From an optimization exercise on the open Yosys and OpenROAD flow, aimed at small area; shortcuts taken in it are not production practice. In this exercise RTL edits were held to simulation tests only and were not proved equivalent to the original. Some runs may be left out. An edit can pass the tests and still lose a function that they never use. Power and IR drop assume default switching activity.

--- config.mk ---
export PLATFORM = sky130hd
export DESIGN_NAME = sorting_system
export DESIGN_NICKNAME = sorting_system
export VERILOG_FILES = /design/flow/design.v
export SDC_FILE = /design/flow/constraint.sdc
export NUM_CORES = 4
export LEC_CHECK = 0
export CAP_MARGIN = 20
export CORE_MARGIN = 2
export CORE_UTILIZATION = 40
export SLEW_MARGIN = 20
--- constraint.sdc ---
create_clock -name core_clock -period 8.0 [get_ports {clk}]
set_input_delay 1.6000 -clock core_clock [delete_from_list [all_inputs] [get_ports {clk}]]
set_output_delay 1.6000 -clock core_clock [all_outputs]
set_load 0.01 [all_outputs]
--- design.v ---
`timescale 1ns / 1ps
module sorting_system(
    input wire clk,              
    input wire rst_n,            
    input wire btn_manual_1,     
    input wire btn_manual_2,     
    input wire sensor_out,
    output wire s0, s1,
    output wire s2, s3,
    output wire led_r, led_g, led_b,
    input wire ir_sensor,        
    output wire servo_pwm_1,     
    output wire servo_pwm_2,     
    output wire led_ir_status    
);
    wire [1:0] detected_color;  
    tcs3200_core_v3 #(
        .SAMPLE_TIME(2500)
    ) color_sensor_inst (
        .clk(clk), .rst_n(rst_n),
        .sensor_out(sensor_out),
        .s0(s0), .s1(s1), .s2(s2), .s3(s3),
        .color_id(detected_color),
        .led_r(led_r), .led_g(led_g), .led_b(led_b)
    );
    reg ir_s1, ir_s2;
    wire ir_edge;
    always @(posedge clk) begin
        if (rst_n) begin
            ir_s1 <= 1'b1;
            ir_s2 <= 1'b1;
        end else begin
            ir_s1 <= ir_sensor;
            ir_s2 <= ir_s1;
        end
    end
    assign ir_edge = (ir_s2 == 1'b1 && ir_s1 == 1'b0);
    assign led_ir_status = ~ir_s2;  
    reg trig_1, trig_2;
    always @(posedge clk) begin
        if (rst_n) begin
            trig_1 <= 0;
            trig_2 <= 0;
        end else begin
            trig_1 <= 0;
            trig_2 <= 0;
            if (ir_edge) begin
                if (detected_color == 2'd1) trig_1 <= 1;
                else if (detected_color == 2'd2) trig_2 <= 1;
            end
        end
    end
    servo_core #(
        .START_DELAY(26250),
        .HOLD_TIME(30000)
    ) servo_1_inst (
        .clk(clk), .rst_n(rst_n),
        .activate(trig_1 | btn_manual_1),
        .pwm_out(servo_pwm_1)
    );
    servo_core #(
        .START_DELAY(50000),
        .HOLD_TIME(30000)
    ) servo_2_inst (
        .clk(clk), .rst_n(rst_n),
        .activate(trig_2 | btn_manual_2),
        .pwm_out(servo_pwm_2)
    );
endmodule
module tcs3200_core_v3(
    input clk, rst_n, sensor_out,
    output wire s0, s1,
    output reg s2, s3,
    output reg [1:0] color_id,
    output reg led_r, led_g, led_b
);
    assign s0 = 1; assign s1 = 1;  
    parameter SAMPLE_TIME = 12500000;  
    localparam RED=0, BLUE=1, GREEN=2;
    reg [1:0] state;
    reg [31:0] timer, counter;
    reg [31:0] r_val, g_val, b_val;
    reg s_in_d, s_in_d2;
    wire s_edge = s_in_d & ~s_in_d2;
    always @(posedge clk) begin
        if (rst_n) begin s_in_d <= 1'b0; s_in_d2 <= 1'b0; end
        else begin s_in_d <= sensor_out; s_in_d2 <= s_in_d; end
    end
    always @(posedge clk) begin
        if (rst_n) begin
            state <= RED; timer <= 0; counter <= 0; s2 <= 0; s3 <= 0;
            r_val <= 0; g_val <= 0; b_val <= 0;
            color_id <= 0; led_r<=0; led_g<=0; led_b<=0;
        end else begin
            if (timer < SAMPLE_TIME) begin
                timer <= timer + 1;
                if (s_edge) counter <= counter + 1;
            end else begin
                timer <= 0; counter <= 0;
                case(state)
                    RED: begin r_val <= counter; state <= BLUE; s2<=0; s3<=1; end
                    BLUE: begin b_val <= counter; state <= GREEN; s2<=1; s3<=1; end
                    GREEN: begin
                        g_val <= counter; state <= RED; s2<=0; s3<=0;
                        if ((r_val + g_val + b_val) > 1000) begin
                            if(r_val > g_val && r_val > b_val) begin
                                color_id <= 1; led_r<=1; led_g<=0; led_b<=0;
                            end else if(g_val > r_val && g_val > b_val) begin
                                color_id <= 2; led_r<=0; led_g<=1; led_b<=0;
                            end else if(b_val > r_val && b_val > g_val) begin
                                color_id <= 3; led_r<=0; led_g<=0; led_b<=1;
                            end
                        end else begin
                             led_r<=0; led_g<=0; led_b<=0;
                        end
                    end
                    default: begin state <= RED; s2<=0; s3<=0; end
                endcase
            end
        end
    end
endmodule
module servo_core #(
    parameter START_DELAY = 0,       
    parameter HOLD_TIME = 125000000  
)(
    input clk, rst_n, activate,
    output reg pwm_out
);
    parameter PWM_TOP = 2500;        
    parameter MIN_PULSE = 62;        
    parameter TARGET_PULSE = 146;    
    parameter STEP = 1;              
    reg [31:0] cnt;
    reg [31:0] duty;
    localparam IDLE=0, WAIT_DELAY=1, MOVE=2, HOLD=3, RETURN=4;
    reg [2:0] state;
    reg [31:0] general_timer;  
    always @(posedge clk) begin
        if (rst_n) begin
            state <= IDLE; duty <= MIN_PULSE; general_timer <= 0;
            cnt <= 0; pwm_out <= 0;
        end else begin
            if (cnt < PWM_TOP) cnt <= cnt + 1; else cnt <= 0;
            pwm_out <= (cnt < duty) ? 1 : 0;
            case(state)
                IDLE: begin
                    duty <= MIN_PULSE;
                    general_timer <= 0;
                    if (activate) begin
                        if (START_DELAY > 0) state <= WAIT_DELAY;
                        else state <= MOVE;
                    end
                end
                WAIT_DELAY: begin
                    if (general_timer < START_DELAY) begin
                        general_timer <= general_timer + 1;
                    end else begin
                        general_timer <= 0;
                        state <= MOVE;
                    end
                end
                MOVE: begin
                    if (duty < TARGET_PULSE) duty <= duty + STEP;
                    else begin
                        duty <= TARGET_PULSE;
                        general_timer <= 0;
                        state <= HOLD;
                    end
                end
                HOLD: begin
                    if (general_timer < HOLD_TIME) general_timer <= general_timer + 1;
                    else state <= RETURN;
                end
                RETURN: begin
                    if (duty > MIN_PULSE) duty <= duty - STEP;
                    else state <= IDLE;
                end
                default: state <= IDLE;
            endcase
        end
    end
endmodule
--- run.sh ---
#!/bin/bash
# synth_recipe.tcl (not shown) runs the flow's synth.tcl, then flattens the netlist and writes it again
# the make line also repeats each setting of config.mk as NAME=value (left out here)
make -C /OpenROAD-flow-scripts/flow DESIGN_CONFIG=/design/flow/config.mk WORK_HOME=/design/flow/orfs CLKGATE_MAP_FILE= SYNTH_SCRIPT=/design/flow/synth_recipe.tcl finish
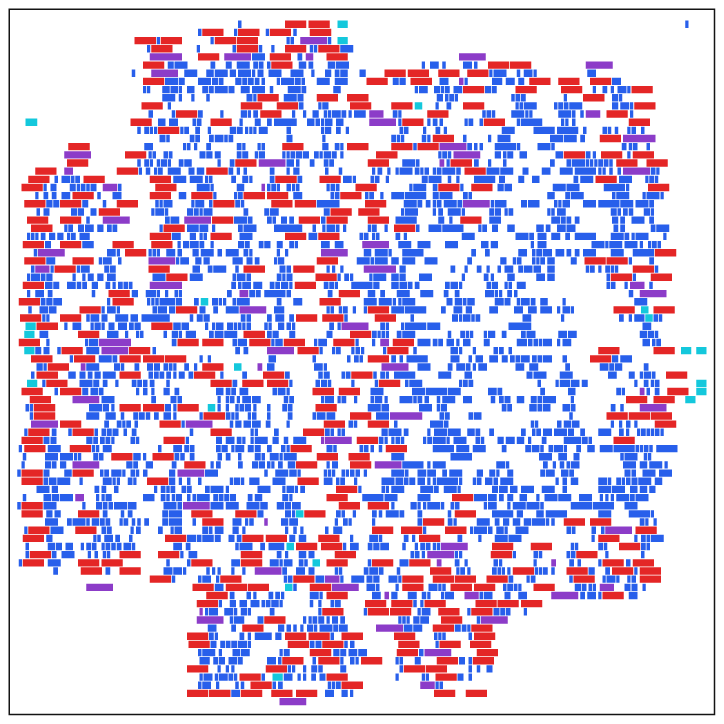
(run_1/class_map.png)
(3 px per um)
[blue] remaining logic cells | cells: 2185
[red] registers | cells: 374
[purple] clock drivers and dummy loads | cells: 77
[cyan] remaining buffers and delay cells | cells: 23

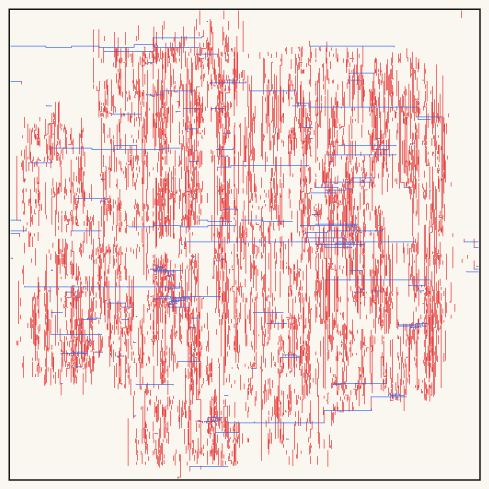
(run_1/layers.png)
(2 px per um) Only two layers are drawn.
[blue] M3 | wire length: 1910 um
[red] M2 | wire length: 24.2 mm
total via count in the routed design: 18000
combined global-route utilization of all metal layers: 18.9%
routed wire length: 52300 um
post-detailed-route wirelength per cell: 15.6 um

==> summary.json, run 1 <==
{
  "run_status": "finished clean",
  "seq-power_w": 0.00196,
  "first_pass_iters": 5,
  "critical_path.slowest_cell": "sky130_fd_sc_hd__fa_1",
  "final_cell_mix": "sky130_fd_sc_hd__dfxtp_1, sky130_fd_sc_hd__nand2_1, sky130_fd_sc_hd__a21oi_1",
  "finalSetupViolCount": 0,
  "design.seq.count": 374,
  "cp_num_cells": 13,
  "n_all_buffers": 23,
  "layout.filler_cells": 5232,
  "post-synth-top-count-cell": "sky130_fd_sc_hd__dfxtp_1",
  "finish.net_count": 2865,
  "final_hold_vio_count": 0,
  "cts_repair_resize_count": 0,
  "critical_path_required_ns": 8.41,
  "drive_above_1_share_pct": 5.00,
  "netSwitchingFraction_pct": 25.0,
  "final.min_clock_period_ns": 4.10,
  "synth.distinct_cells": 93,
  "grt_use_met3_pct": 2.55,
  "worst_hold_slack_ns": 0.443,
  "boundaryPins": 16,
  "routed.top_layer": "met4",
  "setup_ws_ns": 3.90,
  "rows": 84,
  "timing.critical_path.cells": "fa_1 -> ha_1 -> fa_1 -> a211oi_2 -> o211ai_1 -> a41oi_1 -> a21oi_1 -> o21a_1 -> or3_2 -> a211oi_2 -> nand4_2 -> a31oi_1 -> a311oi_1",
  "number_of_global_route_vias_before_repair": 17700,
  "synth.yosys.seq_area_share_pct": 35.2,
  "setup.worst_path.start": "color_sensor_inst.g_val[1]",
  "worstHoldStart": "ir_s1",
  "remaining_drc_errors": 0,
  "synth_top_flop_cell": "sky130_fd_sc_hd__dfxtp_1",
  "detailroute.wirelength.met3_um": 1910,
  "logic_power_comb_w": 0.000369,
  "clock-root-buffer": "sky130_fd_sc_hd__clkbuf_16",
  "synthSimpleGateAreaFrac_pct": 22.7,
  "group_with_the_largest_share_of_power": "clock",
  "reg2regPathDepth": 13,
  "pwr-share-seq_pct": 44.2,
  "m1WireLength_um": 24900,
  "clkSinkCount": 374,
  "synth-edff-count": 0,
  "synth_top_family_by_area": "simple AND/OR/NAND/NOR gates",
  "top_area_cell_class": "multi-input gates",
  "cp_max_fo": 5,
  "clock_net_power_w": 0.00211,
  "grt_setup_unrepaired": "no",
  "yosysTopAreaCellShare_pct": 35.2,
  "clock_area_share_pct": 6.46,
  "postLayoutCellArea_um2": 23700,
  "post-route-period-util_pct": 51.2,
  "clock.fmax_mhz": 244,
  "min_path_type": "register to register",
  "placeableCoreArea_um2": 52600,
  "syn-cell-area_um2": 21300,
  "timing.max_slew.rel_slack_pct": 27.1,
  "detailroute.wirelength.met2_um": 24200,
  "power_report.internal_total_w": 0.00333,
  "maximum_number_of_pins_on_one_net_before_global_route_repair": 73,
  "cts_tree": "yes",
  "total_power_w": 0.00444,
  "dieArea_um2": 55000,
  "worstHoldEndpoint": "ir_s2",
  "reg2reg_to": "color_sensor_inst.color_id[0]",
  "post-cts-setup-buffer-count": 0,
  "netlist.top_cell.by_area": "sky130_fd_sc_hd__dfxtp_1",
  "cts.htree.levels": 2,
  "area_taken_by_multi_input_logic_gates_um2": 13000,
  "leakage_nw": 9.36,
  "initial_utilization_pct": 40.5,
  "die_h_um": 235,
  "p_per_area_nw_per_um2": 188,
  "worst_r2r_startpoint": "color_sensor_inst.g_val[1]",
  "gr-total-overflow": 0,
  "synth_commonest_cells": "sky130_fd_sc_hd__dfxtp_1, sky130_fd_sc_hd__nand2_1, sky130_fd_sc_hd__a21oi_1",
  "area.share.sequential_pct": 31.7,
  "synth-seq-cells": 374,
  "antenna_cells_inserted": 0,
  "floorplan.die.width_um": 235,
  "grt_busiest_layer": "met2",
  "num-clock-buffers": 58,
  "worst_setup_hold_path_clk_slew_ns": 0.06,
  "final-seq-area_um2": 7490
}
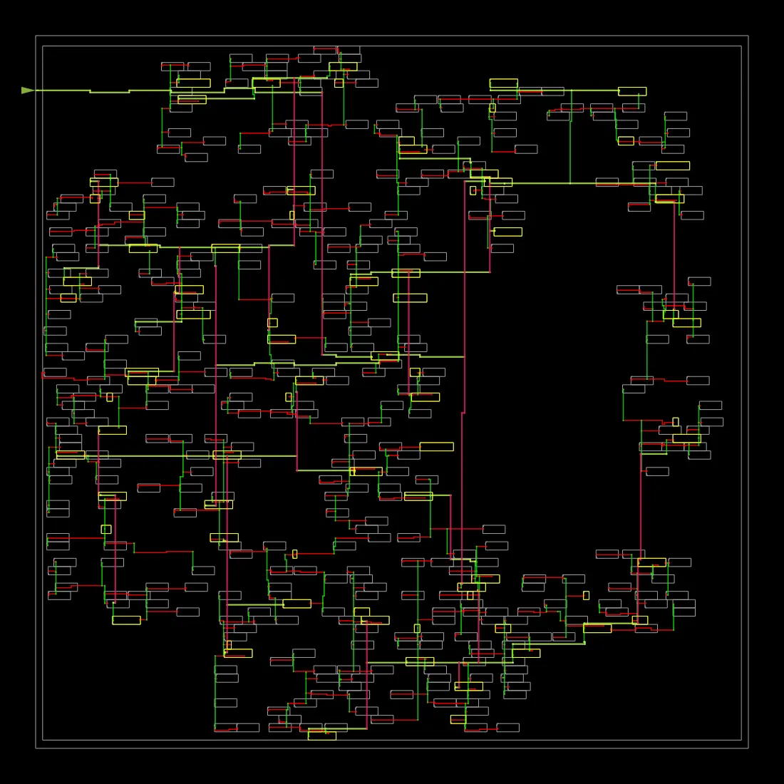
(run_1/clock_nets.png)
Final Skew: 0.0205 ns
TritonCTS Buffers: 43

## Run 2: files that changed since run 1, shown whole
==> design.v <==
`timescale 1ns / 1ps
module sorting_system(
    input wire clk,
    input wire rst_n,            
    input wire btn_manual_1,
    input wire btn_manual_2,
    input wire sensor_out,
    output wire s0, s1,
    output wire s2, s3,
    output wire led_r, led_g, led_b,
    input wire ir_sensor,
    output wire servo_pwm_1,
    output wire servo_pwm_2,
    output wire led_ir_status
);
    reg [11:0] q;
    wire wrap   = q[11] & ~q[10] & q[8] & q[7] & q[2] & q[1];  
    wire below  = q[11] & q[10];                                
    wire qsmall = ~|q[11:7];                                    
    always @(posedge clk) begin
        if (rst_n | wrap) q <= 12'd4034;
        else              q <= q + 12'd1;
    end
    wire [1:0] color;
    wire       ir_edge;
    color_core cc (
        .clk(clk), .rst(rst_n), .sensor_out(sensor_out), .wrap(wrap),
        .s2(s2), .s3(s3), .color(color),
        .led_r(led_r), .led_g(led_g), .led_b(led_b)
    );
    assign s0 = 1'b1;
    assign s1 = 1'b1;
    reg ir_s1, ir_s2;
    always @(posedge clk) begin
        if (rst_n) begin
            ir_s1 <= 1'b1;
            ir_s2 <= 1'b1;
        end else begin
            ir_s1 <= ir_sensor;
            ir_s2 <= ir_s1;
        end
    end
    assign ir_edge = ir_s2 & ~ir_s1;
    assign led_ir_status = ~ir_s2;
    servo #(.W(15), .WAIT_END(26251), .HOLD_END(30000)) sv1 (
        .clk(clk), .rst(rst_n), .btn(btn_manual_1),
        .trig(ir_edge & ~color[1] & color[0]),
        .q7(q[6:0]), .qsmall(qsmall), .below(below), .pwm(servo_pwm_1)
    );
    servo #(.W(16), .WAIT_END(50001), .HOLD_END(30000)) sv2 (
        .clk(clk), .rst(rst_n), .btn(btn_manual_2),
        .trig(ir_edge & color[1] & ~color[0]),
        .q7(q[6:0]), .qsmall(qsmall), .below(below), .pwm(servo_pwm_2)
    );
endmodule
module color_core(
    input clk, rst, sensor_out, wrap,
    output reg s2, s3,
    output reg [1:0] color,
    output led_r, led_g, led_b
);
    reg sd1, sd2;
    wire edge_ = sd1 & ~sd2;
    reg [10:0] cnt;
    reg [10:0] r_val, g_val;
    reg [2:0] pend;    
    reg on;
    always @(posedge clk) begin
        if (rst) begin sd1 <= 1'b0; sd2 <= 1'b0; end
        else begin sd1 <= sensor_out; sd2 <= sd1; end
    end
    always @(posedge clk) begin
        if (rst | wrap) cnt <= 11'd0;
        else if (edge_) cnt <= cnt + 11'd1;
    end
    always @(posedge clk) begin
        if (rst) begin s2 <= 1'b0; s3 <= 1'b0; end
        else if (wrap) begin s2 <= ~s2 & s3; s3 <= ~s2; end
    end
    wire red_ch = ~s3, blue_ch = ~s2 & s3, green_ch = s2;
    always @(posedge clk) if (wrap & red_ch) r_val <= cnt;
    always @(posedge clk) begin
        if (rst) g_val <= 11'd0;
        else if (wrap & green_ch) g_val <= cnt;
    end
    wire [12:0] sum = r_val + g_val + cnt;
    wire big = sum > 13'd1000;
    wire rg = r_val > g_val, gr = g_val > r_val;
    wire rb = r_val > cnt,   br = cnt > r_val;
    wire gb = g_val > cnt,   bg = cnt > g_val;
    reg [2:0] dec;
    always @(*) begin
        if (!big) dec = 3'b100;
        else if (rg & rb) dec = 3'b001;
        else if (gr & gb) dec = 3'b010;
        else if (br & bg) dec = 3'b011;
        else dec = 3'b000;
    end
    always @(posedge clk) if (wrap & blue_ch) pend <= dec;
    always @(posedge clk) begin
        if (rst) begin color <= 2'd0; on <= 1'b0; end
        else if (wrap & green_ch) begin
            if (pend[2]) on <= 1'b0;
            else if (pend[1:0] != 2'd0) begin color <= pend[1:0]; on <= 1'b1; end
        end
    end
    assign led_r = on & ~color[1] & color[0];
    assign led_g = on & color[1] & ~color[0];
    assign led_b = on & color[1] & color[0];
endmodule
module servo #(
    parameter W = 16,
    parameter WAIT_END = 50001,
    parameter HOLD_END = 30000
)(
    input clk, rst, btn, trig,
    input [6:0] q7,
    input qsmall, below,
    output reg pwm
);
    localparam IDLE=3'd0, WAIT=3'd1, MOVE=3'd2, HOLD=3'd3, RET=3'd4;
    reg [2:0] st;
    reg [W-1:0] t;
    reg [6:0] d;    
    always @(*) begin
        case (st)
            MOVE: d = t[6:0];
            HOLD: d = 7'd84;
            RET:  d = ~t[6:0];
            default: d = 7'd0;
        endcase
    end
    always @(posedge clk) begin
        if (rst) begin
            st <= IDLE; t <= 0; pwm <= 1'b0;
        end else begin
            pwm <= below | (qsmall & (q7 < d));
            case (st)
                IDLE: begin
                    t <= {{(W-1){1'b0}}, btn};
                    if (btn | trig) st <= WAIT;
                end
                WAIT: begin
                    if (t == WAIT_END) begin t <= 0; st <= MOVE; end
                    else t <= t + 1'b1;
                end
                MOVE: begin
                    if (t[6:0] == 7'd84) begin t <= 0; st <= HOLD; end
                    else t <= t + 1'b1;
                end
                HOLD: begin
                    if (t == HOLD_END) begin t <= 43; st <= RET; end
                    else t <= t + 1'b1;
                end
                RET: begin
                    if (t[6:0] == 7'd127) begin
                        t <= 0;
                        st <= trig ? WAIT : IDLE;
                    end else t <= t + 1'b1;
                end
                default: st <= IDLE;
            endcase
        end
    end
endmodule
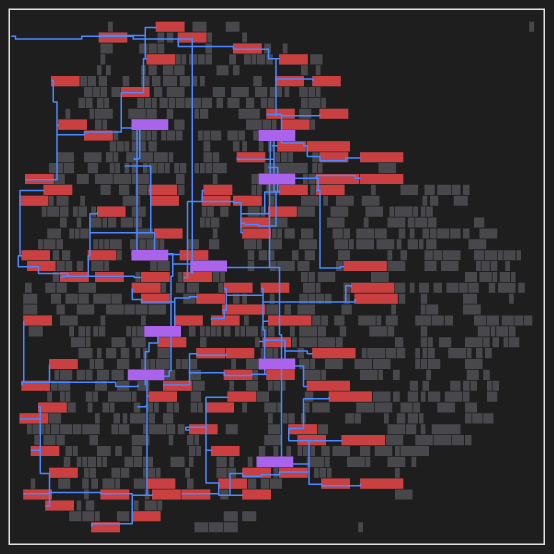
(run_2/clock_wires.png)
(4 px per um)
[red] flip-flops | count: 96
[blue] clock wires | length: 1350 um
[purple] clock-net drivers | count: 9
routed clock nets: 10

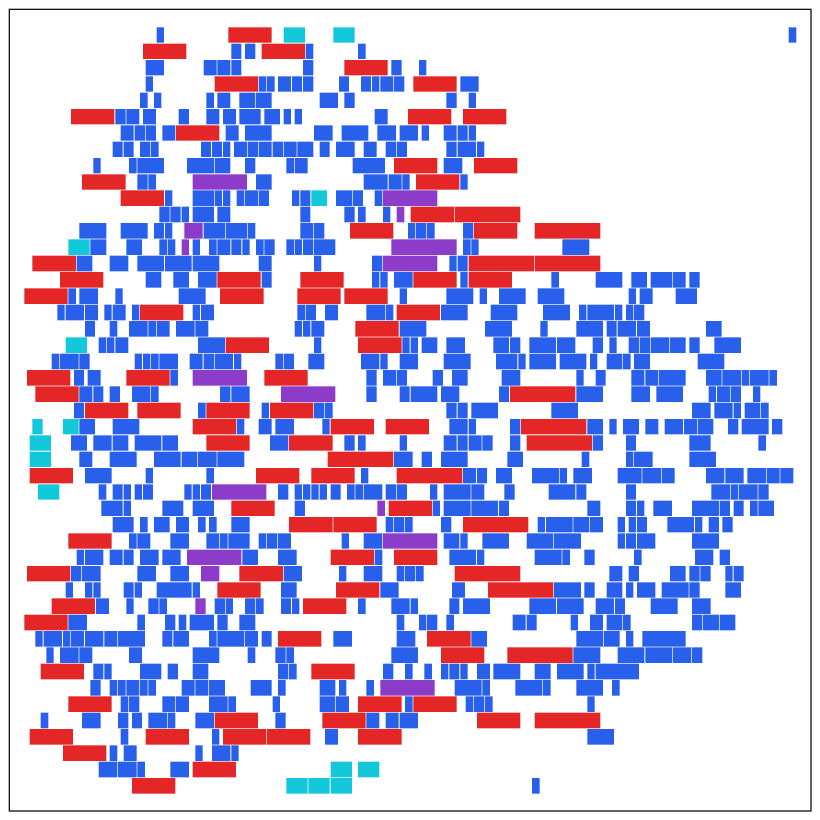
(run_2/class_map.png)
(6 px per um)
[blue] remaining logic cells | cells: 689
[red] registers | cells: 96
[purple] clock drivers and dummy loads | cells: 16
[cyan] remaining buffers and delay cells | cells: 15

==> summary.json, run 2 <==
{
  "worstHoldStart": "cc.sd1",
  "die_h": {"value": 133, "unit": "um", "change": "-43%"},
  "cts_repair_resize_count": {"value": 0, "change": "unchanged"},
  "n_all_buffers": {"value": 15, "change": "-35%"},
  "cp_max_fo": {"value": 6, "change": "+1"},
  "dieArea": {"value": 17800, "unit": "um2", "change": "-68%"},
  "design.seq.count": {"value": 96, "change": "-74%"},
  "reg2regPathDepth": {"value": 16, "change": "+3"},
  "m1WireLength": {"value": 7630, "unit": "um", "change": "-69%"},
  "num_vias": {"value": 5490, "change": "-69%"},
  "synth_top_flop_cell": "sky130_fd_sc_hd__dfxtp_1",
  "final_core_util_pct": 44.0,
  "layout.filler_cells": {"value": 1665, "change": "-68%"},
  "top_area_cell_class": "multi-input gates",
  "min_path_type": "register to register",
  "synth.yosys.seq_area_share": {"value": 30.8, "unit": "%", "change": "-4.4 points"},
  "leakage": {"value": 2.81, "unit": "nW", "change": "-70%"},
  "synth-seq-cells": {"value": 96, "change": "-74%"},
  "wl_per_cell": {"value": 14.5, "unit": "um", "change": "-7.4%"},
  "syn-cell-area": {"value": 6700, "unit": "um2", "change": "-69%"},
  "post-cts-setup-buffer-count": {"value": 0, "change": "unchanged"},
  "synth.distinct_cells": {"value": 67, "change": "-28%"},
  "floorplan.die.width": {"value": 133, "unit": "um", "change": "-43%"},
  "synthSimpleGateAreaFrac": {"value": 24.9, "unit": "%", "change": "+2.2 points"},
  "netlist.top_cell.by_area": "sky130_fd_sc_hd__dfxtp_1",
  "detailroute.wirelength.met3": {"value": 366, "unit": "um", "change": "-81%"},
  "logic_power_comb": {"value": 0.000205, "unit": "W", "change": "-44%"},
  "grt_use_met3": {"value": 2.05, "unit": "%", "change": "-0.49 points"},
  "finalSetupViolCount": {"value": 0, "change": "unchanged"},
  "synth-edff-count": {"value": 14, "change": "+14"},
  "cts_tree": "yes",
  "synth_compound_gate_area_share_pct": 16.6,
  "num-clock-buffers": {"value": 11, "change": "-81%"},
  "drt_wl_total": {"value": 15000, "unit": "um", "change": "-71%"},
  "grt_setup_unrepaired": "no",
  "yosysTopAreaCellShare": {"value": 24.5, "unit": "%", "change": "-11 points"},
  "total_power": {"value": 0.00119, "unit": "W", "change": "-73%"},
  "worst_r2r_startpoint": "cc.g_val[2]",
  "group_with_the_largest_share_of_power": "registers",
  "postLayoutCellArea": {"value": 7250, "unit": "um2", "change": "-69%"},
  "clock_area_share": {"value": 3.99, "unit": "%", "change": "-2.5 points"},
  "antenna_cells_inserted": {"value": 0, "change": "unchanged"},
  "critical_path.slowest_cell": "sky130_fd_sc_hd__dfxtp_1",
  "power_report.internal_total": {"value": 0.000836, "unit": "W", "change": "-75%"},
  "cts.htree.levels": {"value": 3, "change": "+1"},
  "post-place-ws_ns": 4.16,
  "final_hold_vio_count": {"value": 0, "change": "unchanged"},
  "remaining_drc_errors": {"value": 0, "change": "unchanged"},
  "cp_num_cells": {"value": 16, "change": "+3"},
  "clock.fmax": {"value": 259, "unit": "MHz", "change": "+6.3%"},
  "post-synth-top-count-cell": "sky130_fd_sc_hd__nor2_1",
  "critical_path_required": {"value": 8.08, "unit": "ns", "change": "-0.33 ns"},
  "setup.worst_path.start": "cc.g_val[2]",
  "detailroute.wirelength.met2": {"value": 6880, "unit": "um", "change": "-72%"},
  "run_status": "finished clean",
  "clock-root-buffer": "sky130_fd_sc_hd__clkbuf_16",
  "synth_commonest_cells": "sky130_fd_sc_hd__nor2_1, sky130_fd_sc_hd__dfxtp_1, sky130_fd_sc_hd__nand2_1",
  "post-route-period-util": {"value": 48.2, "unit": "%", "change": "-3.0 points"},
  "first_pass_iters": {"value": 4, "change": "-1"},
  "timing.max_slew.rel_slack": {"value": 32.0, "unit": "%", "change": "+4.9 points"},
  "top_register": "sv2.t",
  "placeableCoreArea": {"value": 16500, "unit": "um2", "change": "-69%"},
  "critical_path.n_buffers_inverters": 1,
  "area.share.sequential": {"value": 28.4, "unit": "%", "change": "-3.2 points"},
  "final.min_clock_period": {"value": 3.85, "unit": "ns", "change": "-0.244 ns"},
  "groute.usage.overall": {"value": 17.8, "unit": "%", "change": "-1.1 points"},
  "synth_top_family_by_area": "simple AND/OR/NAND/NOR gates",
  "final_cell_mix": "sky130_fd_sc_hd__nor2_1, sky130_fd_sc_hd__dfxtp_1, sky130_fd_sc_hd__nand2_1",
  "worst_setup_hold_path_clk_slew": {"value": 0.07, "unit": "ns", "change": "about the same"},
  "number_of_global_route_vias_before_repair": {"value": 5395, "change": "-70%"},
  "p_per_area": {"value": 164, "unit": "nW/um2", "change": "-13%"},
  "drive_above_1_share": {"value": 3.80, "unit": "%", "change": "-1.2 points"},
  "clock_net_power": {"value": 0.000436, "unit": "W", "change": "-79%"},
  "netSwitchingFraction": {"value": 29.7, "unit": "%", "change": "+4.7 points"},
  "grt_busiest_layer": "met2",
  "routed.top_layer": "met4",
  "seq-power": {"value": 0.000548, "unit": "W", "change": "-72%"},
  "setup_ws": {"value": 4.15, "unit": "ns", "change": "+0.244 ns"},
  "reg2reg_to": "cc.pend[0]",
  "timing.critical_path.cells": "inv_1 -> ha_1 -> nor3b_1 -> o31ai_1 -> a21oi_1 -> o21ai_0 -> nand2b_1 -> or4_1 -> nand3_1 -> ha_1 -> a21o_1 -> or2_2 -> a221oi_1 -> a31o_2 -> o211a_1 -> a21oi_1",
  "worstHoldEndpoint": "cc.sd2",
  "yosys_warnings": 4,
  "gr-total-overflow": {"value": 0, "change": "unchanged"},
  "boundaryPins": {"value": 16, "change": "unchanged"},
  "final-seq-area": {"value": 2060, "unit": "um2", "change": "-72%"},
  "maximum_number_of_pins_on_one_net_before_global_route_repair": {"value": 51, "change": "-30%"},
  "rows": {"value": 47, "change": "-44%"}
}
--- run 3 (changed files replaced; the others as in run 2) ---
==> design.v <==
`timescale 1ns / 1ps
module sorting_system(
    input wire clk,
    input wire rst_n,            
    input wire btn_manual_1,
    input wire btn_manual_2,
    input wire sensor_out,
    output wire s0, s1,
    output wire s2, s3,
    output wire led_r, led_g, led_b,
    input wire ir_sensor,
    output wire servo_pwm_1,
    output wire servo_pwm_2,
    output wire led_ir_status
);
    reg [11:0] q;
    wire wrap  = q[11] & q[9] & q[2] & q[1];       
    wire below = ~|q[11:7];                        
    wire q2    = ~|q[11:8] & q[7];                 
    wire c146  = below | (q2 & (q[6:0] < 7'd84));  
    always @(posedge clk) begin
        if (rst_n | wrap) q <= 12'd66;
        else              q <= q + 12'd1;
    end
    wire [1:0] color;
    color_core cc (
        .clk(clk), .rst(rst_n), .sensor_out(sensor_out), .wrap(wrap),
        .s2(s2), .s3(s3), .color(color),
        .led_r(led_r), .led_g(led_g), .led_b(led_b)
    );
    assign s0 = 1'b1;
    assign s1 = 1'b1;
    reg ir_s1, ir_s2;
    always @(posedge clk) begin
        if (rst_n) begin
            ir_s1 <= 1'b1;
            ir_s2 <= 1'b1;
        end else begin
            ir_s1 <= ir_sensor;
            ir_s2 <= ir_s1;
        end
    end
    wire ir_edge = ir_s2 & ~ir_s1;
    assign led_ir_status = ~ir_s2;
    servo #(.W(15), .WAIT_END(26252)) sv1 (
        .clk(clk), .rst(rst_n), .btn(btn_manual_1),
        .trig(ir_edge & ~color[1] & color[0]),
        .q7(q[6:0]), .below(below), .q2(q2), .c146(c146), .pwm(servo_pwm_1)
    );
    servo #(.W(16), .WAIT_END(50002)) sv2 (
        .clk(clk), .rst(rst_n), .btn(btn_manual_2),
        .trig(ir_edge & color[1] & ~color[0]),
        .q7(q[6:0]), .below(below), .q2(q2), .c146(c146), .pwm(servo_pwm_2)
    );
endmodule
module color_core(
    input clk, rst, sensor_out, wrap,
    output reg s2, s3,
    output reg [1:0] color,
    output led_r, led_g, led_b
);
    reg sd1, sd2;
    wire edge_ = sd1 & ~sd2;
    reg [10:0] x, m;
    reg [9:0] s;
    reg [1:0] who;     
    reg off;           
    reg on;
    always @(posedge clk) begin
        if (rst) begin sd1 <= 1'b0; sd2 <= 1'b0; end
        else begin sd1 <= sensor_out; sd2 <= sd1; end
    end
    wire red_ch = ~s3, blue_ch = ~s2 & s3, green_ch = s2;
    wire sfull = (s & 10'd1001) == 10'd1001;   
    always @(posedge clk) begin
        if (rst | wrap) x <= 11'd0;
        else if (edge_) x <= x + 11'd1;
    end
    always @(posedge clk) begin
        if (rst | (wrap & blue_ch)) s <= 10'd0;
        else if (edge_ & ~wrap & ~sfull) s <= s + 10'd1;
    end
    always @(posedge clk) begin
        if (rst) begin s2 <= 1'b0; s3 <= 1'b0; end
        else if (wrap) begin s2 <= ~s2 & s3; s3 <= ~s2; end
    end
    wire gt = x > m;
    wire eq = x == m;
    always @(posedge clk) begin
        if (rst) m <= 11'd0;
        else if (wrap & (green_ch | (red_ch & gt))) m <= x;
    end
    always @(posedge clk) begin
        if (wrap & red_ch) who <= {~gt & ~eq, gt};
        else if (wrap & blue_ch) begin
            if (gt) who <= 2'b11;
            else if (eq) who <= 2'b00;
        end
    end
    always @(posedge clk) if (wrap & blue_ch) off <= ~sfull;
    always @(posedge clk) begin
        if (rst) begin color <= 2'd0; on <= 1'b0; end
        else if (wrap & green_ch) begin
            if (off) on <= 1'b0;
            else if (who != 2'd0) begin color <= who; on <= 1'b1; end
        end
    end
    assign led_r = on & ~color[1] & color[0];
    assign led_g = on & color[1] & ~color[0];
    assign led_b = on & color[1] & color[0];
endmodule
module servo #(
    parameter W = 16,
    parameter WAIT_END = 50002
)(
    input clk, rst, btn, trig,
    input [6:0] q7,
    input below, q2, c146,
    output reg pwm
);
    localparam IDLE=3'd0, WAIT=3'd1, MOVE=3'd3, HOLD=3'd2, RET=3'd6;
    reg [2:0] st;
    reg [W-1:0] t;
    wire wait_end = (t & WAIT_END) == WAIT_END;
    wire move_end = t[6] & t[5] & t[4] & t[3] & t[0];                      
    wire hold_end = (t[14:0] & 15'd30122) == 15'd30122;
    wire ret_end  = &t[6:0];                                               
    wire idle = (st == IDLE);
    wire [W-1:0] t_inc = t + (idle ? {{(W-1){1'b0}}, btn} : {{(W-1){1'b0}}, 1'b1});
    wire to_move = (st == WAIT) & wait_end;
    wire to_zero = rst | ((st == RET) & ret_end);
    always @(posedge clk) begin
        if (to_zero) t <= 0;
        else if (to_move) t <= 38;
        else t <= t_inc;
    end
    always @(posedge clk) begin
        if (rst) begin
            st <= IDLE; pwm <= 1'b0;
        end else begin
            case (st)
                MOVE: pwm <= below | pwm;
                HOLD: pwm <= c146;
                RET:  pwm <= below | (q2 & (q7 < ~t[6:0]));
                default: pwm <= below;
            endcase
            case (st)
                IDLE: if (btn | trig) st <= WAIT;
                WAIT: if (wait_end) st <= MOVE;
                MOVE: if (move_end) st <= HOLD;
                HOLD: if (hold_end) st <= RET;
                RET:  if (ret_end) st <= trig ? WAIT : IDLE;
                default: st <= IDLE;
            endcase
        end
    end
endmodule
==> config.mk <==
export PLATFORM = sky130hd
export DESIGN_NAME = sorting_system
export DESIGN_NICKNAME = sorting_system
export VERILOG_FILES = /design/flow/design.v
export SDC_FILE = /design/flow/constraint.sdc
export NUM_CORES = 4
export LEC_CHECK = 0
export CAP_MARGIN = 20
export CORE_MARGIN = 2
export CORE_UTILIZATION = 60
export CTS_BUF_LIST = sky130_fd_sc_hd__clkbuf_8
export CTS_CLUSTER_DIAMETER = 200
export CTS_CLUSTER_SIZE = 50
export SLEW_MARGIN = 20
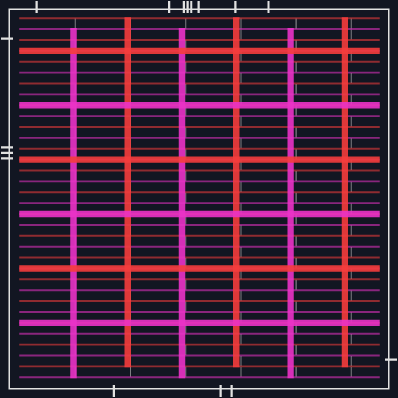
(run_3/floorplan.png)
(4 px per um) Pins as bars on the die edge. Tap cells in grey.
[magenta] VSS
[red] VDD
tap cells: 105
rows: 33
met1 rails: 34
Worst VDD drop: 0.000106 V
Die Y: 94.5 um
Floorplan Core Area: 8090 um2

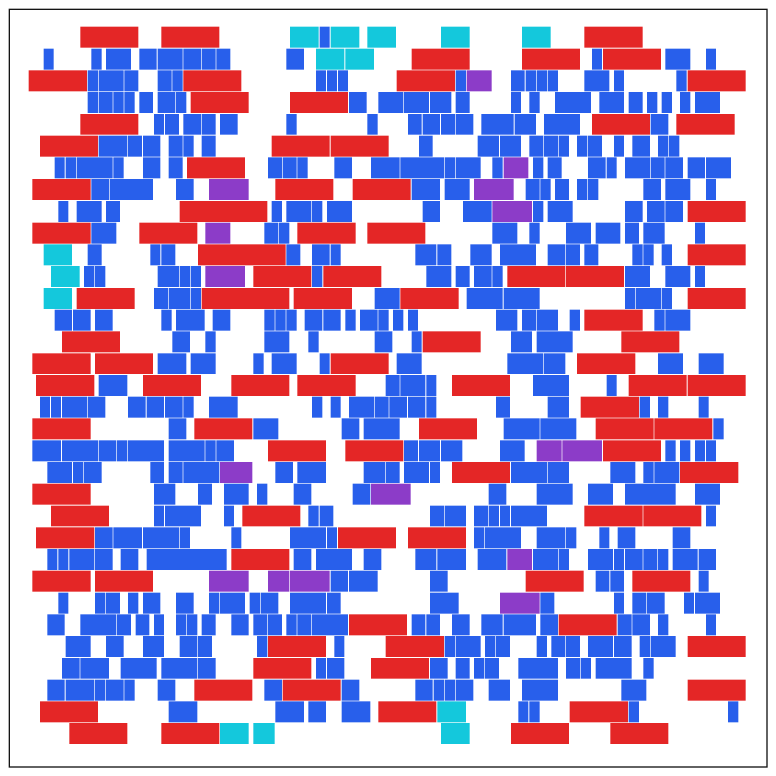
(run_3/class_map.png)
(8 px per um)
[purple] clock drivers and dummy loads | cells: 16
[cyan] remaining buffers and delay cells | cells: 14
[red] registers | cells: 95
[blue] remaining logic cells | cells: 453

==> summary.json, run 3 <==
{
  "cp_num_cells": {"value": 10, "change": "-6"},
  "clock_area_share": {"value": 3.55, "unit": "%", "change": "-0.44 points"},
  "final_hold_vio_count": {"value": 0, "change": "unchanged"},
  "seq-power": {"value": 0.000523, "unit": "W", "change": "-4.6%"},
  "drive_above_1_share": {"value": 5.54, "unit": "%", "change": "+1.7 points"},
  "number_of_global_route_vias_before_repair": {"value": 3535, "change": "-34%"},
  "routed.top_layer": "met4",
  "grt_busiest_layer": "met2",
  "maxCapViolations": 0,
  "top_area_cell_class": "multi-input gates",
  "remaining_drc_errors": {"value": 0, "change": "unchanged"},
  "postLayoutCellArea": {"value": 5260, "unit": "um2", "change": "-27%"},
  "met1_usage_pct": 27.0,
  "top_register": "sv2.t",
  "synth.yosys.seq_area_share": {"value": 39.3, "unit": "%", "change": "+8.5 points"},
  "synth_top_family_by_area": "simple AND/OR/NAND/NOR gates",
  "setup.worst_path.end": "sv2.t[10]",
  "clock-root-buffer": "sky130_fd_sc_hd__clkbuf_8",
  "detailroute.wirelength.met2": {"value": 4610, "unit": "um", "change": "-33%"},
  "detailroute.wirelength.met3": {"value": 286, "unit": "um", "change": "-22%"},
  "floorplan.die.width": {"value": 94.5, "unit": "um", "change": "-29%"},
  "groute.usage.overall": {"value": 22.1, "unit": "%", "change": "+4.4 points"},
  "min_path_type": "register to register",
  "rows": {"value": 33, "change": "-30%"},
  "postSynthAreaPerCell_um2": 8.67,
  "p_per_area": {"value": 177, "unit": "nW/um2", "change": "+7.6%"},
  "first_pass_iters": {"value": 4, "change": "unchanged"},
  "num_vias": {"value": 3842, "change": "-30%"},
  "netSwitchingFraction": {"value": 28.7, "unit": "%", "change": "-1.0 points"},
  "drt_wl_total": {"value": 9250, "unit": "um", "change": "-38%"},
  "m1WireLength": {"value": 4240, "unit": "um", "change": "-44%"},
  "syn-cell-area": {"value": 4920, "unit": "um2", "change": "-27%"},
  "post-route-period-util": {"value": 40.8, "unit": "%", "change": "-7.4 points"},
  "cp_max_fo": {"value": 3, "change": "-3"},
  "num-clock-buffers": {"value": 9, "change": "-2"},
  "timing.critical_path.cells": "clkdlybuf4s50_1 -> nor2_1 -> nand2_1 -> ha_1 -> ha_1 -> nand3_1 -> nor3b_1 -> and3_1 -> xnor2_1 -> nor2_1",
  "post-synth-top-count-cell": "sky130_fd_sc_hd__dfxtp_1",
  "dieArea": {"value": 8940, "unit": "um2", "change": "-50%"},
  "yosys_warnings": {"value": 4, "change": "unchanged"},
  "area_growth_pct": 6.92,
  "clock.fmax": {"value": 306, "unit": "MHz", "change": "+18%"},
  "postCtsHoldBufs": 0,
  "synth_commonest_cells": "sky130_fd_sc_hd__dfxtp_1, sky130_fd_sc_hd__nor2_1, sky130_fd_sc_hd__nand2_1",
  "area.share.sequential": {"value": 36.7, "unit": "%", "change": "+8.3 points"},
  "critical_path_required": {"value": 8.24, "unit": "ns", "change": "+0.16 ns"},
  "synth-edff-count": {"value": 3, "change": "-11"},
  "yosysTopAreaCellShare": {"value": 37.5, "unit": "%", "change": "+13 points"},
  "boundaryPins": {"value": 16, "change": "unchanged"},
  "worst_r2r_startpoint": "cc.x[4]",
  "worstHoldEndpoint": "cc.sd2",
  "synth_compound_gate_area_share": {"value": 10.4, "unit": "%", "change": "-6.3 points"},
  "critical_path.startpoint_type": "input port",
  "crit_path_max_incr_delay_ns": 0.46,
  "critical_path.n_buffers_inverters": {"value": 1, "change": "unchanged"},
  "leakage": {"value": 2.01, "unit": "nW", "change": "-29%"},
  "synth-seq-cells": {"value": 95, "change": "-1.0%"},
  "wl_per_cell": {"value": 13.5, "unit": "um", "change": "-6.5%"},
  "final_core_util": {"value": 65.0, "unit": "%", "change": "+21 points"},
  "grt_use_met3": {"value": 4.63, "unit": "%", "change": "+2.6 points"},
  "run_status": "finished clean",
  "gr-total-overflow": {"value": 0, "change": "unchanged"},
  "clock_net_power": {"value": 0.000305, "unit": "W", "change": "-30%"},
  "critical_path.slowest_cell": "sky130_fd_sc_hd__clkdlybuf4s50_1",
  "final-seq-area": {"value": 1930, "unit": "um2", "change": "-6.3%"},
  "synth.distinct_cells": {"value": 60, "change": "-10%"},
  "post-place-ws": {"value": 4.35, "unit": "ns", "change": "+0.194 ns"},
  "whs_path_depth": 1,
  "place.detailed.instances": 667,
  "design.seq.count": {"value": 95, "change": "-1.0%"},
  "post_synth_main_area_contributors": "sky130_fd_sc_hd__dfxtp_1, sky130_fd_sc_hd__ha_1, sky130_fd_sc_hd__nor2_1",
  "fin_cells": 683,
  "reg2regPathDepth": {"value": 6, "change": "-10"},
  "cts_repair_resize_count": {"value": 0, "change": "unchanged"},
  "final-nonclk-buf-share_pct": 2.62,
  "cts.htree.levels": {"value": 3, "change": "unchanged"},
  "worst_setup_hold_path_clk_slew": {"value": 0.09, "unit": "ns", "change": "+0.02 ns"},
  "synth.area.mux_share_pct": 2.85,
  "synth_top_flop_cell": "sky130_fd_sc_hd__dfxtp_1",
  "synthSimpleGateAreaFrac": {"value": 26.4, "unit": "%", "change": "+1.6 points"},
  "cts-buffers-inserted": 9,
  "worstHoldStart": "cc.sd1",
  "reg2reg_to": "cc.m[5]",
  "maximum_number_of_pins_on_one_net_before_global_route_repair": {"value": 45, "change": "-12%"},
  "comb.multi_input.count": 424,
  "post-cts-setup-buffer-count": {"value": 0, "change": "unchanged"},
  "final.min_clock_period": {"value": 3.26, "unit": "ns", "change": "-0.589 ns"},
  "timing.max_slew.rel_slack": {"value": 45.0, "unit": "%", "change": "+13 points"},
  "grt_setup_unrepaired": "no",
  "layout.filler_cells": {"value": 741, "change": "-55%"},
  "setup.worst_path.start": "btn_manual_2",
  "total_power": {"value": 0.000928, "unit": "W", "change": "-22%"},
  "cts_tree": "yes",
  "final_cell_mix": "sky130_fd_sc_hd__dfxtp_1, sky130_fd_sc_hd__nor2_1, sky130_fd_sc_hd__nand2_1",
  "setup_ws": {"value": 4.74, "unit": "ns", "change": "+0.589 ns"},
  "logic_power_comb": {"value": 0.000100, "unit": "W", "change": "-51%"},
  "netlist.top_cell.by_area": "sky130_fd_sc_hd__dfxtp_1",
  "n_all_buffers": {"value": 14, "change": "-1"},
  "antenna_cells_inserted": {"value": 0, "change": "unchanged"},
  "synth-xor-area-share_pct": 8.73,
  "finalSetupViolCount": {"value": 0, "change": "unchanged"},
  "group_with_the_largest_share_of_power": "registers",
  "power_report.internal_total": {"value": 0.000662, "unit": "W", "change": "-21%"}
}
--- run 4 (diff from run 3) ---
--- a/config.mk
+++ b/config.mk
@@ -7,8 +7,5 @@
 export LEC_CHECK = 0
 export CAP_MARGIN = 20
 export CORE_MARGIN = 2
-export CORE_UTILIZATION = 60
-export CTS_BUF_LIST = sky130_fd_sc_hd__clkbuf_8
-export CTS_CLUSTER_DIAMETER = 200
-export CTS_CLUSTER_SIZE = 50
+export CORE_UTILIZATION = 40
 export SLEW_MARGIN = 20
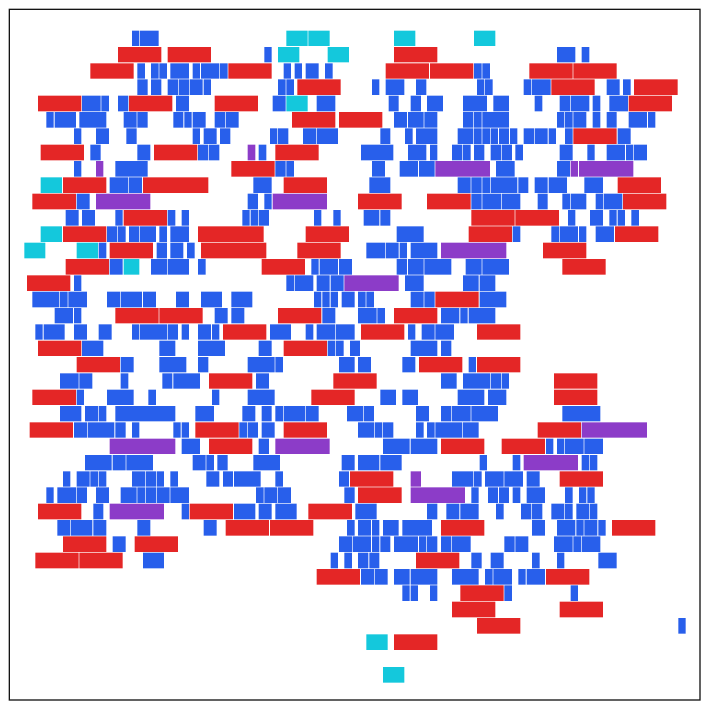
(run_4/class_map.png)
(6 px per um)
[cyan] remaining buffers and delay cells | cells: 14
[purple] clock drivers and dummy loads | cells: 16
[blue] remaining logic cells | cells: 453
[red] registers | cells: 95
share of the core filled with cells: 45.4%
sequential cell area share: 35.4%
area of all placed cells without fillers: 5460 um2
Floorplan Core Area: 12000 um2

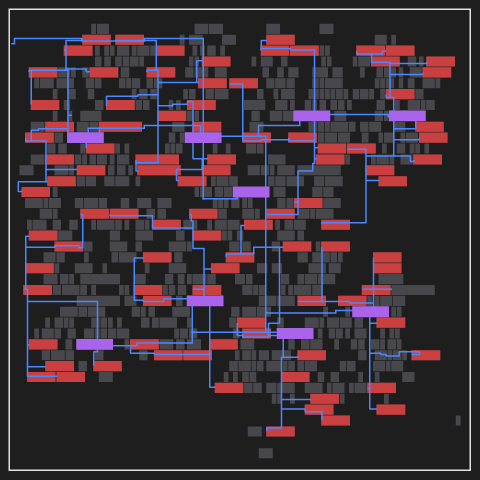
(run_4/clock_wires.png)
(4 px per um)
[blue] clock wires | length: 1280 um
[purple] clock-net drivers | count: 9
[red] flip-flops | count: 95
routed clock nets: 10
flops lie: widely spread

==> summary.json, run 4 <==
{
  "clock_area_share": {"value": 6.08, "unit": "%", "change": "+2.5 points"},
  "synth-edff-count": {"value": 3, "change": "unchanged"},
  "n_all_buffers": {"value": 14, "change": "unchanged"},
  "detailroute.wirelength.met3": {"value": 318, "unit": "um", "change": "+11%"},
  "groute.usage.overall": {"value": 15.2, "unit": "%", "change": "-6.9 points"},
  "clock.fmax": {"value": 306, "unit": "MHz", "change": "about the same"},
  "synth-xor-area-share": {"value": 8.73, "unit": "%", "change": "unchanged"},
  "clock-root-buffer": "sky130_fd_sc_hd__clkbuf_16",
  "critical_path.startpoint_type": "input port",
  "logic_power_comb": {"value": 0.0000995, "unit": "W", "change": "about the same"},
  "timing.critical_path.cells": "clkdlybuf4s50_1 -> nor2_1 -> nand2_1 -> ha_1 -> ha_1 -> nand3_1 -> nor3b_1 -> and3_1 -> xnor2_1 -> nor2_1",
  "setup_ws": {"value": 4.74, "unit": "ns", "change": "+0.00176 ns"},
  "area_growth_pct": 10.9,
  "top_area_cell_class": "multi-input gates",
  "worstHoldStart": "cc.sd1",
  "reg2regPathDepth": {"value": 6, "change": "unchanged"},
  "post-cts-setup-buffer-count": {"value": 0, "change": "unchanged"},
  "m1WireLength": {"value": 4510, "unit": "um", "change": "+6.4%"},
  "floorplan.die.width": {"value": 115, "unit": "um", "change": "+22%"},
  "run_status": "finished clean",
  "cts.htree.levels": {"value": 3, "change": "unchanged"},
  "cp_max_fo": {"value": 3, "change": "unchanged"},
  "total_power": {"value": 0.00111, "unit": "W", "change": "+19%"},
  "boundaryPins": {"value": 16, "change": "unchanged"},
  "first_pass_iters": {"value": 4, "change": "unchanged"},
  "grt_use_met3": {"value": 4.74, "unit": "%", "change": "+0.12 points"},
  "post-place-ws": {"value": 4.40, "unit": "ns", "change": "+0.0544 ns"},
  "rows": {"value": 40, "change": "+21%"},
  "syn-cell-area": {"value": 4920, "unit": "um2", "change": "unchanged"},
  "postCtsHoldBufs": {"value": 0, "change": "unchanged"},
  "die_h": {"value": 115, "unit": "um", "change": "+22%"},
  "comb.multi_input.count": {"value": 424, "change": "unchanged"},
  "remaining_drc_errors": {"value": 0, "change": "unchanged"},
  "num-clock-buffers": {"value": 12, "change": "+3"},
  "maxCapViolations": {"value": 0, "change": "unchanged"},
  "whs_path_depth": {"value": 1, "change": "unchanged"},
  "critical_path_required": {"value": 8.22, "unit": "ns", "change": "-0.02 ns"},
  "final-nonclk-buf-share": {"value": 2.52, "unit": "%", "change": "-0.095 points"},
  "layout.filler_cells": {"value": 1150, "change": "+55%"},
  "worstHoldEndpoint": "cc.sd2",
  "postSynthAreaPerCell": {"value": 8.67, "unit": "um2", "change": "unchanged"},
  "synth.distinct_cells": {"value": 60, "change": "unchanged"},
  "synth.yosys.seq_area_share": {"value": 39.3, "unit": "%", "change": "unchanged"},
  "setup.worst_path.end": "sv2.t[10]",
  "final-seq-area": {"value": 1930, "unit": "um2", "change": "unchanged"},
  "p_per_area": {"value": 203, "unit": "nW/um2", "change": "+15%"},
  "num_vias": {"value": 3808, "change": "-0.88%"},
  "grt_setup_unrepaired": "no",
  "met1_usage": {"value": 18.9, "unit": "%", "change": "-8.0 points"},
  "post-synth-top-count-cell": "sky130_fd_sc_hd__dfxtp_1",
  "min_path_type": "register to register",
  "detailroute.wirelength.met2": {"value": 4520, "unit": "um", "change": "-2.0%"},
  "group_with_the_largest_share_of_power": "registers"
}

==> layout pictures side by side <==
The clock network.
image #1
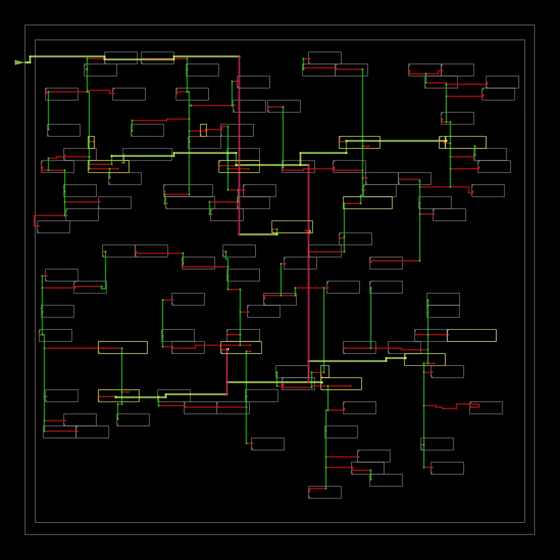
image #2
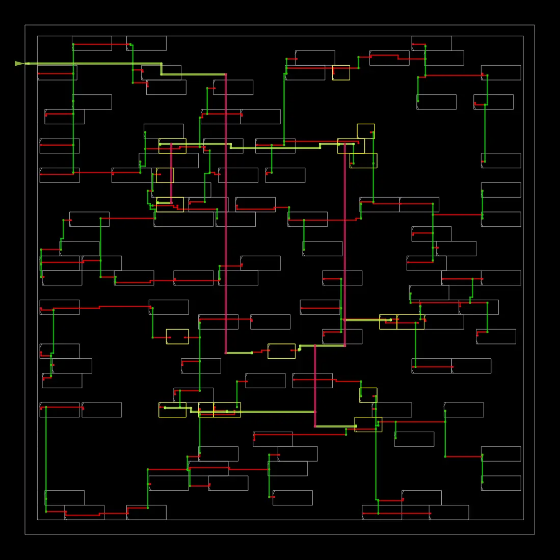
image #3
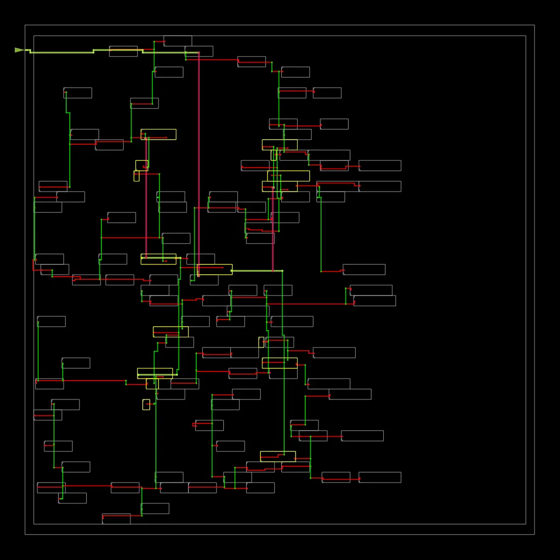
image #3: run 2
image #1: run 4
image #2: run 3


==> notes/layouts.md <==
Pictures saved along the way, in no particular order.

Power grid.
Plate I
(4 px per um) Pins as bars on the die edge. Tap cells in grey.
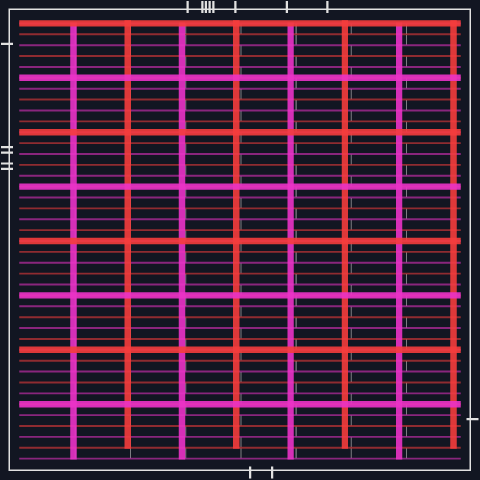
Plate II
(2 px per um) Pins as bars on the die edge. Tap cells in grey.
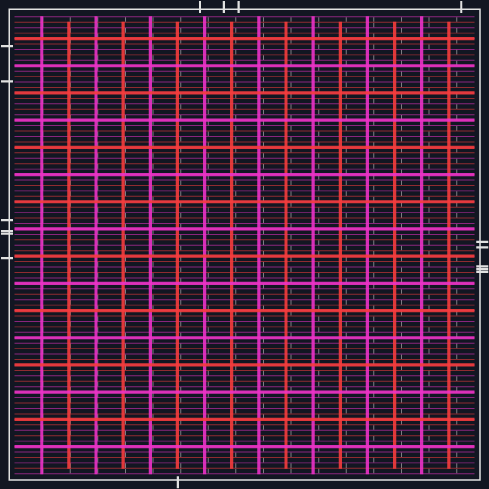
Plate III
(4 px per um) Pins as bars on the die edge. Tap cells in grey.
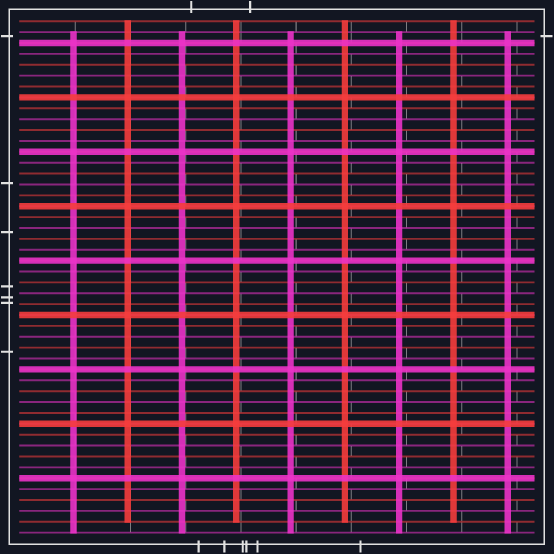
- Plate III = run 2
- Plate I = run 4
- Plate II = run 1
- smallest die: Plate I
- largest die: Plate II

Key to Plate II:
[red] VDD
[magenta] VSS
met5 straps: 16
rows: 84
tap cells: 688
met4 straps: 16
signal pins: 16

afterwards: timing with drivers on the ports:
Ports are ideal in the flow. The routed layouts listed here were re-timed in OpenROAD.
Step 1 (the two cells are an assumption about what drives the block):
set clk [get_ports {clk}]
set_driving_cell -lib_cell sky130_fd_sc_hd__clkbuf_16 $clk
set_driving_cell -lib_cell sky130_fd_sc_hd__buf_2 [delete_from_list [all_inputs] $clk]
Step 2, shift: input delay + t, output delay - t, t = (earliest + latest rising clock arrival at the registers) / 2. This alone moves slack from input paths to output paths.
Slacks: no drivers / after step 1 / after step 2; pairs: no drivers / after step 1.
run | t (ns) | setup slack, ns | worst setup path after step 2 | latest minus earliest clock arrival (ns) | worst data-port slew with drivers (ns)
run 1 | 0.617 | 3.902 / 3.902 / 3.902 | register to register | 0.022 / 0.023 | 0.04
run 2 | 0.383 | 4.146 / 4.146 / 4.146 | register to register | 0.010 / 0.010 | 0.03
run 3 | 0.396 | 4.735 / 4.748 / 4.352 | input to register | 0.009 / 0.009 | 0.03
run 4 | 0.379 | 4.737 / 4.752 / 4.373 | input to register | 0.006 / 0.006 | 0.03
After both steps setup and hold are still met in every run listed. For run 3, which loses most, drivers alone change the setup slack by +0.013 ns; drivers and shift together by -0.383 ns.
